Background: an optimization exercise with open tools, aiming at small area. Do not read the settings as production practice. Only simulation tests tie the RTL to the original design; equivalence was not proved. No activity file was given, so power comes from the tool's default toggle rates.

`run.sh`:
```
#!/bin/bash
# synth_recipe.tcl (not shown) runs the flow's synth.tcl, then flattens the netlist and writes it again
# the make line also repeats each setting of config.mk as NAME=value (left out here)
make -C /OpenROAD-flow-scripts/flow DESIGN_CONFIG=/design/flow/config.mk WORK_HOME=/design/flow/orfs CLKGATE_MAP_FILE= SYNTH_SCRIPT=/design/flow/synth_recipe.tcl finish
```
`config.mk`:
```
export PLATFORM = sky130hd
export DESIGN_NAME = SinCos_Calculation
export DESIGN_NICKNAME = SinCos_Calculation
export VERILOG_FILES = /design/flow/design.v
export SDC_FILE = /design/flow/constraint.sdc
export NUM_CORES = 4
export LEC_CHECK = 0
export CAP_MARGIN = 20
export CORE_MARGIN = 2
export CORE_UTILIZATION = 40
export SLEW_MARGIN = 20
```
`constraint.sdc`:
```
create_clock -name core_clock -period 10.0 [get_ports {clk}]
set_input_delay 2.0000 -clock core_clock [delete_from_list [all_inputs] [get_ports {clk}]]
set_output_delay 2.0000 -clock core_clock [all_outputs]
set_load 0.01 [all_outputs]
```
`design.v`:
```
`timescale 1ns / 1ps
`timescale 1ns / 1ps
 `timescale 1ns / 1ps
module SINCOS_TAB(
    input wire sys_clk,
    input wire rst_n,
    input wire [8-1 : 0] addr_sin,
    input wire [8-1 : 0] addr_cos,
    output wire [16-1 :0] data_sin,
    output wire [16-1 :0] data_cos
    );
    reg [8-1:0] reg_temp_sin;
    reg [8-1:0] reg_temp_cos;
    function [16-1:0] rom_tab;
        input [8-1:0] addr;
        begin
        case (addr)
            8'd0: rom_tab = 16'd101;
            8'd1: rom_tab = 16'd302;
            8'd2: rom_tab = 16'd503;
            8'd3: rom_tab = 16'd704;
            8'd4: rom_tab = 16'd905;
            8'd5: rom_tab = 16'd1106;
            8'd6: rom_tab = 16'd1307;
            8'd7: rom_tab = 16'd1507;
            8'd8: rom_tab = 16'd1708;
            8'd9: rom_tab = 16'd1909;
            8'd10: rom_tab = 16'd2110;
            8'd11: rom_tab = 16'd2310;
            8'd12: rom_tab = 16'd2511;
            8'd13: rom_tab = 16'd2711;
            8'd14: rom_tab = 16'd2911;
            8'd15: rom_tab = 16'd3112;
            8'd16: rom_tab = 16'd3312;
            8'd17: rom_tab = 16'd3512;
            8'd18: rom_tab = 16'd3712;
            8'd19: rom_tab = 16'd3911;
            8'd20: rom_tab = 16'd4111;
            8'd21: rom_tab = 16'd4310;
            8'd22: rom_tab = 16'd4509;
            8'd23: rom_tab = 16'd4708;
            8'd24: rom_tab = 16'd4907;
            8'd25: rom_tab = 16'd5106;
            8'd26: rom_tab = 16'd5305;
            8'd27: rom_tab = 16'd5503;
            8'd28: rom_tab = 16'd5701;
            8'd29: rom_tab = 16'd5899;
            8'd30: rom_tab = 16'd6096;
            8'd31: rom_tab = 16'd6294;
            8'd32: rom_tab = 16'd6491;
            8'd33: rom_tab = 16'd6688;
            8'd34: rom_tab = 16'd6885;
            8'd35: rom_tab = 16'd7081;
            8'd36: rom_tab = 16'd7277;
            8'd37: rom_tab = 16'd7473;
            8'd38: rom_tab = 16'd7669;
            8'd39: rom_tab = 16'd7864;
            8'd40: rom_tab = 16'd8059;
            8'd41: rom_tab = 16'd8254;
            8'd42: rom_tab = 16'd8448;
            8'd43: rom_tab = 16'd8642;
            8'd44: rom_tab = 16'd8836;
            8'd45: rom_tab = 16'd9030;
            8'd46: rom_tab = 16'd9223;
            8'd47: rom_tab = 16'd9416;
            8'd48: rom_tab = 16'd9608;
            8'd49: rom_tab = 16'd9800;
            8'd50: rom_tab = 16'd9992;
            8'd51: rom_tab = 16'd10183;
            8'd52: rom_tab = 16'd10374;
            8'd53: rom_tab = 16'd10564;
            8'd54: rom_tab = 16'd10754;
            8'd55: rom_tab = 16'd10944;
            8'd56: rom_tab = 16'd11133;
            8'd57: rom_tab = 16'd11322;
            8'd58: rom_tab = 16'd11511;
            8'd59: rom_tab = 16'd11699;
            8'd60: rom_tab = 16'd11886;
            8'd61: rom_tab = 16'd12074;
            8'd62: rom_tab = 16'd12260;
            8'd63: rom_tab = 16'd12446;
            8'd64: rom_tab = 16'd12632;
            8'd65: rom_tab = 16'd12817;
            8'd66: rom_tab = 16'd13002;
            8'd67: rom_tab = 16'd13187;
            8'd68: rom_tab = 16'd13370;
            8'd69: rom_tab = 16'd13554;
            8'd70: rom_tab = 16'd13736;
            8'd71: rom_tab = 16'd13919;
            8'd72: rom_tab = 16'd14101;
            8'd73: rom_tab = 16'd14282;
            8'd74: rom_tab = 16'd14462;
            8'd75: rom_tab = 16'd14643;
            8'd76: rom_tab = 16'd14822;
            8'd77: rom_tab = 16'd15001;
            8'd78: rom_tab = 16'd15180;
            8'd79: rom_tab = 16'd15358;
            8'd80: rom_tab = 16'd15535;
            8'd81: rom_tab = 16'd15712;
            8'd82: rom_tab = 16'd15888;
            8'd83: rom_tab = 16'd16063;
            8'd84: rom_tab = 16'd16238;
            8'd85: rom_tab = 16'd16413;
            8'd86: rom_tab = 16'd16586;
            8'd87: rom_tab = 16'd16759;
            8'd88: rom_tab = 16'd16932;
            8'd89: rom_tab = 16'd17104;
            8'd90: rom_tab = 16'd17275;
            8'd91: rom_tab = 16'd17445;
            8'd92: rom_tab = 16'd17615;
            8'd93: rom_tab = 16'd17784;
            8'd94: rom_tab = 16'd17953;
            8'd95: rom_tab = 16'd18121;
            8'd96: rom_tab = 16'd18288;
            8'd97: rom_tab = 16'd18454;
            8'd98: rom_tab = 16'd18620;
            8'd99: rom_tab = 16'd18785;
            8'd100: rom_tab = 16'd18950;
            8'd101: rom_tab = 16'd19113;
            8'd102: rom_tab = 16'd19276;
            8'd103: rom_tab = 16'd19438;
            8'd104: rom_tab = 16'd19600;
            8'd105: rom_tab = 16'd19761;
            8'd106: rom_tab = 16'd19921;
            8'd107: rom_tab = 16'd20080;
            8'd108: rom_tab = 16'd20238;
            8'd109: rom_tab = 16'd20396;
            8'd110: rom_tab = 16'd20553;
            8'd111: rom_tab = 16'd20709;
            8'd112: rom_tab = 16'd20865;
            8'd113: rom_tab = 16'd21019;
            8'd114: rom_tab = 16'd21173;
            8'd115: rom_tab = 16'd21326;
            8'd116: rom_tab = 16'd21479;
            8'd117: rom_tab = 16'd21630;
            8'd118: rom_tab = 16'd21781;
            8'd119: rom_tab = 16'd21930;
            8'd120: rom_tab = 16'd22079;
            8'd121: rom_tab = 16'd22227;
            8'd122: rom_tab = 16'd22375;
            8'd123: rom_tab = 16'd22521;
            8'd124: rom_tab = 16'd22667;
            8'd125: rom_tab = 16'd22812;
            8'd126: rom_tab = 16'd22956;
            8'd127: rom_tab = 16'd23099;
            8'd128: rom_tab = 16'd23241;
            8'd129: rom_tab = 16'd23382;
            8'd130: rom_tab = 16'd23522;
            8'd131: rom_tab = 16'd23662;
            8'd132: rom_tab = 16'd23801;
            8'd133: rom_tab = 16'd23938;
            8'd134: rom_tab = 16'd24075;
            8'd135: rom_tab = 16'd24211;
            8'd136: rom_tab = 16'd24346;
            8'd137: rom_tab = 16'd24480;
            8'd138: rom_tab = 16'd24613;
            8'd139: rom_tab = 16'd24746;
            8'd140: rom_tab = 16'd24877;
            8'd141: rom_tab = 16'd25007;
            8'd142: rom_tab = 16'd25137;
            8'd143: rom_tab = 16'd25265;
            8'd144: rom_tab = 16'd25393;
            8'd145: rom_tab = 16'd25519;
            8'd146: rom_tab = 16'd25645;
            8'd147: rom_tab = 16'd25770;
            8'd148: rom_tab = 16'd25893;
            8'd149: rom_tab = 16'd26016;
            8'd150: rom_tab = 16'd26138;
            8'd151: rom_tab = 16'd26259;
            8'd152: rom_tab = 16'd26378;
            8'd153: rom_tab = 16'd26497;
            8'd154: rom_tab = 16'd26615;
            8'd155: rom_tab = 16'd26732;
            8'd156: rom_tab = 16'd26848;
            8'd157: rom_tab = 16'd26962;
            8'd158: rom_tab = 16'd27076;
            8'd159: rom_tab = 16'd27189;
            8'd160: rom_tab = 16'd27300;
            8'd161: rom_tab = 16'd27411;
            8'd162: rom_tab = 16'd27521;
            8'd163: rom_tab = 16'd27629;
            8'd164: rom_tab = 16'd27737;
            8'd165: rom_tab = 16'd27843;
            8'd166: rom_tab = 16'd27949;
            8'd167: rom_tab = 16'd28053;
            8'd168: rom_tab = 16'd28157;
            8'd169: rom_tab = 16'd28259;
            8'd170: rom_tab = 16'd28360;
            8'd171: rom_tab = 16'd28460;
            8'd172: rom_tab = 16'd28560;
            8'd173: rom_tab = 16'd28658;
            8'd174: rom_tab = 16'd28755;
            8'd175: rom_tab = 16'd28850;
            8'd176: rom_tab = 16'd28945;
            8'd177: rom_tab = 16'd29039;
            8'd178: rom_tab = 16'd29131;
            8'd179: rom_tab = 16'd29223;
            8'd180: rom_tab = 16'd29313;
            8'd181: rom_tab = 16'd29403;
            8'd182: rom_tab = 16'd29491;
            8'd183: rom_tab = 16'd29578;
            8'd184: rom_tab = 16'd29664;
            8'd185: rom_tab = 16'd29749;
            8'd186: rom_tab = 16'd29832;
            8'd187: rom_tab = 16'd29915;
            8'd188: rom_tab = 16'd29997;
            8'd189: rom_tab = 16'd30077;
            8'd190: rom_tab = 16'd30156;
            8'd191: rom_tab = 16'd30234;
            8'd192: rom_tab = 16'd30311;
            8'd193: rom_tab = 16'd30387;
            8'd194: rom_tab = 16'd30462;
            8'd195: rom_tab = 16'd30535;
            8'd196: rom_tab = 16'd30607;
            8'd197: rom_tab = 16'd30679;
            8'd198: rom_tab = 16'd30749;
            8'd199: rom_tab = 16'd30818;
            8'd200: rom_tab = 16'd30885;
            8'd201: rom_tab = 16'd30952;
            8'd202: rom_tab = 16'd31017;
            8'd203: rom_tab = 16'd31082;
            8'd204: rom_tab = 16'd31145;
            8'd205: rom_tab = 16'd31206;
            8'd206: rom_tab = 16'd31267;
            8'd207: rom_tab = 16'd31327;
            8'd208: rom_tab = 16'd31385;
            8'd209: rom_tab = 16'd31442;
            8'd210: rom_tab = 16'd31498;
            8'd211: rom_tab = 16'd31553;
            8'd212: rom_tab = 16'd31607;
            8'd213: rom_tab = 16'd31659;
            8'd214: rom_tab = 16'd31710;
            8'd215: rom_tab = 16'd31760;
            8'd216: rom_tab = 16'd31809;
            8'd217: rom_tab = 16'd31857;
            8'd218: rom_tab = 16'd31903;
            8'd219: rom_tab = 16'd31949;
            8'd220: rom_tab = 16'd31993;
            8'd221: rom_tab = 16'd32036;
            8'd222: rom_tab = 16'd32077;
            8'd223: rom_tab = 16'd32118;
            8'd224: rom_tab = 16'd32157;
            8'd225: rom_tab = 16'd32195;
            8'd226: rom_tab = 16'd32232;
            8'd227: rom_tab = 16'd32267;
            8'd228: rom_tab = 16'd32302;
            8'd229: rom_tab = 16'd32335;
            8'd230: rom_tab = 16'd32367;
            8'd231: rom_tab = 16'd32397;
            8'd232: rom_tab = 16'd32427;
            8'd233: rom_tab = 16'd32455;
            8'd234: rom_tab = 16'd32482;
            8'd235: rom_tab = 16'd32508;
            8'd236: rom_tab = 16'd32533;
            8'd237: rom_tab = 16'd32556;
            8'd238: rom_tab = 16'd32578;
            8'd239: rom_tab = 16'd32599;
            8'd240: rom_tab = 16'd32619;
            8'd241: rom_tab = 16'd32637;
            8'd242: rom_tab = 16'd32655;
            8'd243: rom_tab = 16'd32671;
            8'd244: rom_tab = 16'd32685;
            8'd245: rom_tab = 16'd32699;
            8'd246: rom_tab = 16'd32711;
            8'd247: rom_tab = 16'd32722;
            8'd248: rom_tab = 16'd32732;
            8'd249: rom_tab = 16'd32741;
            8'd250: rom_tab = 16'd32748;
            8'd251: rom_tab = 16'd32755;
            8'd252: rom_tab = 16'd32759;
            8'd253: rom_tab = 16'd32763;
            8'd254: rom_tab = 16'd32766;
            8'd255: rom_tab = 16'd32767;
            default: rom_tab = 16'd0;
        endcase
        end
    endfunction
    always @(posedge sys_clk or negedge rst_n) begin
        if (~rst_n) begin
            reg_temp_sin <= 0;
            reg_temp_cos <= 0;
        end
        else  begin
            reg_temp_sin <= addr_sin;
            reg_temp_cos <= addr_cos;
        end
    end
    assign data_sin = rom_tab(reg_temp_sin);
    assign data_cos = rom_tab(reg_temp_cos);
endmodule
`timescale 1ns / 1ps
 `timescale 1ns / 1ps
module SinCos_Calculation(
        input wire clk,
        input wire rst_n,
        input wire [16-1 : 0] angle,
        output wire [16-1 : 0] sin,
        output wire [16-1 : 0] cos
    );
wire [16-1 : 0] wire_sin, wire_cos;
wire [8-1:0] addr_sin_in, addr_cos_in;
wire [6-1 : 0] lower_byte = angle[6-1 : 0];
wire [16-1 : 0] high_index = angle>>6;
wire [16-1 : 0] high_flag = (high_index) & 16'b0000_0011_0000_0000;
assign addr_sin_in = 
    ((high_flag[16-6-1]&&high_flag[16-6-1-1])
        ||(~high_flag[16-6-1]&&high_flag[16-6-1-1]))
    ?(  8'hff - high_index[8-1:0]  )
    :(  high_index[8-1:0]   );
assign addr_cos_in = 
    ((high_flag[16-6-1]&&high_flag[16-6-1-1])
        ||(~high_flag[16-6-1]&&high_flag[16-6-1-1]))
    ?(  high_index[8-1:0]  )
    :(  8'hff - high_index[8-1:0]   );
reg [1:0] reg_flag;
always @(posedge clk or negedge rst_n) begin
    if (~rst_n)
        reg_flag <= 2'b00;
    else
        reg_flag <= {high_flag[16-6-1], high_flag[16-6-1-1]};
end
SINCOS_TAB  my_math_tab(
    .sys_clk(clk),
    .rst_n(rst_n),
    .addr_sin(addr_sin_in),
    .addr_cos(addr_cos_in),
    .data_sin(wire_sin),
    .data_cos(wire_cos)
    );
assign sin =
((~reg_flag[1] && ~reg_flag[0])
        || (~reg_flag[1] && reg_flag[0]))
    ?(  wire_sin  )
    :(  -wire_sin  );
assign cos = 
((~reg_flag[1] && ~reg_flag[0])
        || (reg_flag[1] && reg_flag[0]))
    ?(  wire_cos  )
    :(  -wire_cos  );
endmodule
```
==> images/pdn.png <==
Pins as bars on the die edge. Tap cells in grey.
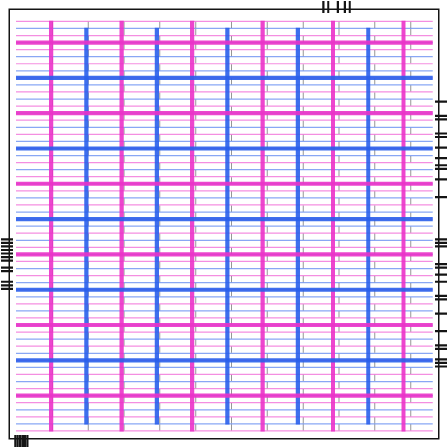
magenta -> VSS
blue -> VDD
met5 straps = 11
rows = 58
met4 straps = 11
core area: 0.0253 mm^2
die height: 165 um
Die X-Extent: 165 um

==> images/cell_classes.png <==
Scale bar: 50 um.
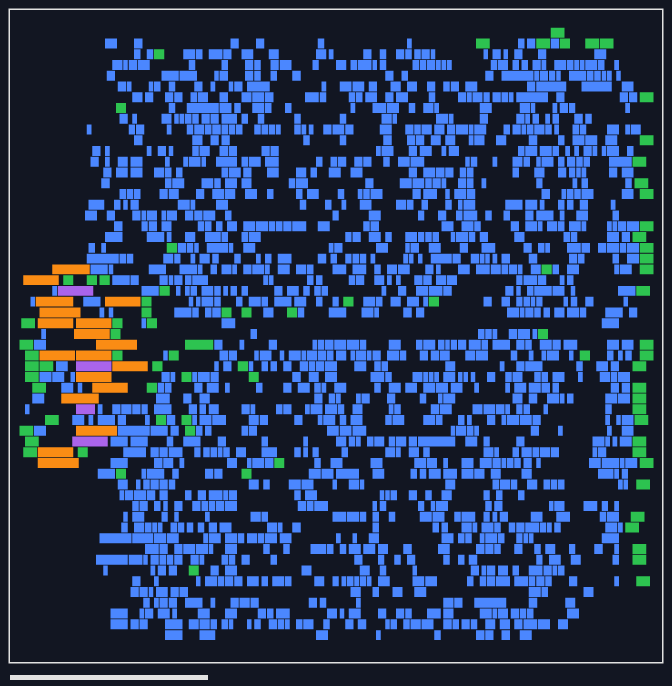
green -> other buffers and delay cells  # cells 80, share of their area 7.1%
purple -> clock drivers and dummy loads  # cells 4, share of their area 0.87%
blue -> all other logic  # cells 1374, share of their area 87%
orange -> flip-flops  # cells 18, share of their area 4.6%

==> images/clock_map.png <==
Scale bar: 50 um.
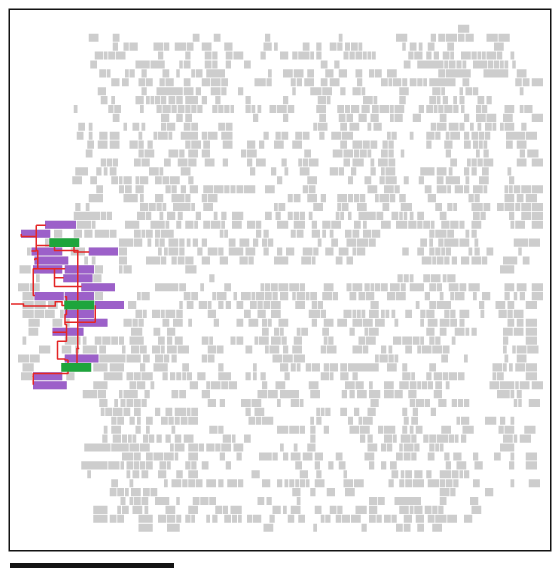
green -> cells driving clock nets  # count 3
red -> clock wires  # length 219 um
purple -> flip-flops  # count 18
routed clock nets = 4

==> images/metal_stack.png <==
Only two layers are drawn.
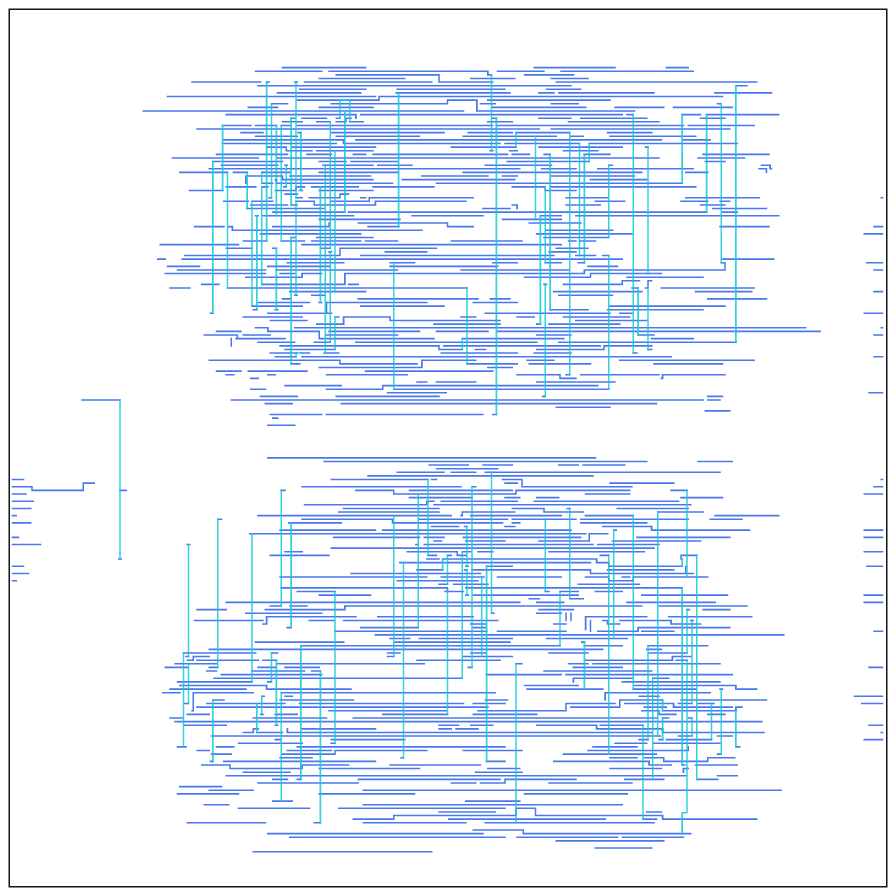
cyan -> met4  # wire length 2090 um
blue -> met3  # wire length 10000 um
vias: 13800
Total GRT Usage: 0.395
drt wl/cell: 30.7 um
WL final: 55400 um

[flip-flops by register name, indices dropped and copies added (netlist names)]
name / flops
my_math_tab.reg_temp_sin: 8
my_math_tab.reg_temp_cos: 8
reg_flag: 2
[worst max path at each step]
stage | startpoint | endpoint | slack [ns] | depth (start not counted)
4_1_cts | my_math_tab.reg_temp_sin[0] | sin[14] | 2.61 | 14
2_1_floorplan | my_math_tab.reg_temp_sin[0] | sin[14] | 4.40 | 14
5_1_grt | my_math_tab.reg_temp_sin[1] | sin[14] | 2.21 | 12
3_3_place_gp | my_math_tab.reg_temp_sin[0] | sin[14] | 2.86 | 14
6_report | my_math_tab.reg_temp_sin[1] | sin[14] | 2.27 | 12
3_5_place_dp | my_math_tab.reg_temp_sin[0] | sin[14] | 2.89 | 14
[worst max-delay path, delay by kind of cell, from the launching register on]
kind            cells  cell delay [ns]
flops               1             0.63
fa+ha+maj           2             1.17
compound gates      3             1.57
buf+inv             3             0.90
xor+xnor            1             0.17
simple gates        3             1.03
[synth_stat cells, types with 7 or more instances]
master / instances / area, um^2
nor2b_1: 64 / 400
and2_1: 30 / 188
or2_2: 16 / 100
a32oi_1: 9 / 78.8
nor2_1: 110 / 413
buf_1: 7 / 26.3
buf_4: 27 / 203
nor4_1: 9 / 56.3
clkbuf_1: 66 / 248
o31a_1: 7 / 61.3
mux2i_1: 7 / 70.1
o31ai_1: 20 / 150
ha_1: 36 / 450
nand3b_1: 10 / 75.1
mux4_2: 8 / 180
nor3b_1: 9 / 67.6
a311o_1: 9 / 90.1
o211ai_1: 29 / 218
inv_1: 34 / 128
nand4_1: 10 / 62.6
nor3_1: 63 / 315
xor2_1: 25 / 219
o311ai_0: 26 / 228
and3_1: 8 / 50.1
or3_1: 9 / 56.3
xnor2_1: 15 / 131
nand2b_1: 73 / 457
o21ai_0: 130 / 651
o32ai_1: 13 / 114
a31oi_1: 30 / 188
nand2_1: 118 / 443
o311a_1: 11 / 110
buf_6: 17 / 191
a221oi_1: 15 / 131
nand3_1: 41 / 205
a2111oi_0: 15 / 131
a211oi_1: 29 / 218
o22ai_1: 21 / 131
a21oi_1: 129 / 646
a21o_1: 8 / 60.1
o2111ai_1: 8 / 70.1
buf_2: 70 / 350
a311oi_1: 41 / 359
dfrtp_1: 18 / 450
o221ai_1: 14 / 123
[power groups by stage]
stage	logic, mW	registers [mW]	clock network, mW
CTS	1.16	0.123	0.0889
floorplan	0.796	0.0893	0
global route	1.28	0.129	0.0917
detailed placement	1.15	0.124	0
finish	1.23	0.125	0.0874
global placement	1.16	0.124	0
[layout make-up]
class                      count  area (um^2)
clock buffer                   4         88.8
fill                        2696        14800
tap                          330          413
timing repair buffer          80          721
multi-input combinational   1335         8740
sequential                    18          469
inverter                      39          146
[layer usage]
layer  up-vias  track usage
met5         -            0
met4         0       0.0921
met3       236        0.175
met2      1368        0.523
met1      6387        0.574
li1       5804            -
[through the flow]
stage / setup WS [ns] / instances / hold slack [ns] / total power, mW / area (um^2)
final: 2.27 / 1806 / 2.19 / 1.44 / 10600
after global routing: 2.21 / 1806 / 2.21 / 1.50 / 10600
after CTS: 2.61 / 1806 / 2.20 / 1.37 / 10600
after detailed placement: 2.89 / 1802 / 2.46 / 1.28 / 10500
after global placement: 2.86 / 1802 / 2.45 / 1.29 / 10500
after floorplan: 4.40 / 1580 / 1.70 / 0.885 / 10400
[cell families (layout without fill, tap and decap cells)]
family                   Yosys count  after routing  share of synthesized area
adder cells (fa/ha/maj)           36             36                     0.0435
XOR/XNOR                          41             41                     0.0354
flip-flops                        18             18                     0.0435
AO/OA/AOI/OAI                    635            635                      0.427
AND/OR/NAND/NOR                  606            606                      0.311
multiplexers                      17             17                     0.0264
buffers and inverters            227            123                      0.113
==> summary.txt <==
Timing
  – Worst slew pin tran: 1.23 ns
  – Sum of negative setup slack: 0 ns
  – Final Hold Viols: 0
  – Max-slew violations: 0
  – Slew headroom: 0.159
  – # setup viols final: 0

Place
  – Placer congestion estimate: ~1.1
  – Buffers added on ports: 43

Detailed routing
  – Highest metal used: met4
  – Met3 Wirelength: approximately 10000 um
  – Initial DRC Count: between 3000 and 4000
  – Met2 wire length: 20800 um

Min path
  – Min-delay worst type: input pin to register
  – Hold Crit Endpoint: reg_flag[1]
  – Hold_sp: angle[15]

Run status
  – Status: timing/DRC/antenna clean

Final layout
  – Nets: roughly 1500
  – Most frequent cells in the layout: o21ai_0 (130), a21oi_1 (129), nand2_1 (118)
  – Commonest non-fill, non-tap cell in the layout: o21ai_0
  – Area Overhead vs Synth: 2.15%

Clock tree
  – CTS tree: done
  – H-tree levels: 1
  – Clk pin slew, worst setup/hold paths: approximately 0.05 ns
  – Post-CTS Repair Setup Buffers: 0
  – Clk root buf: clkbuf_16
  – Hold_buf cts: 0
  – # resized after CTS: 0

Synthesis
  – Net count after synthesis: 1634
  – Asr flop ratio synth: 1.00
  – Netlist Area Pre-Place: about 0.010 mm^2
  – Seq/Total Area, Yosys: 0.0435
  – Yosys warning count: 2
  – Post-Syn Instances: around 1600

Critical path
  – CP cell instances: inv_1 > ha_1 > nand2_1 > o2111a_1 > a2111oi_0 > nand3_1 > ha_1 > inv_1 > and4bb_1 > a31oi_1 > xor2_1 > clkdlybuf4s50_1
  – Worst EP arrival: around 5.7 ns

GRT
  – Global-route wire length before repair: approximately 81000 um
  – Grt total ovfl: 0
  – Largest net degree at the start of global routing: 98

Power
  – Sequential group share of total power: 0.087
  – P_sw: about 0.88 mW
  – VDD IR max: approximately 0.13 mV
  – Cell Pwr Density: between 100 and 150 mW/mm^2
  – Combinational power share: 0.853

Floorplanning
  – # rows: 58
  – Starting Density: 0.409
  – Ports: 50

what the ideal ports hide:
Ports are ideal in the flow. The routed layout listed here was re-timed in OpenROAD. Step 1 assumes that a clkbuf_16 drives the clock port and a buf_2 every other input. Step 2 moves the port delays by t, midway between the first and last clock arrival at a register: inputs arrive t later, outputs are due t later. That takes back most of the time a late clock gives input paths. a / b / c = no drivers / after step 1 / after step 2; a / b = the first two.
t (ns): 0.273
slack for setup (ns): 2.268 / 2.244 / 2.516
worst setup path after step 2: register to output
worst slew at a driven data input, ns: 0.03
After both steps this run still meets setup and hold. For this run, drivers alone change the setup slack by -0.024 ns; drivers and shift together by +0.248 ns.
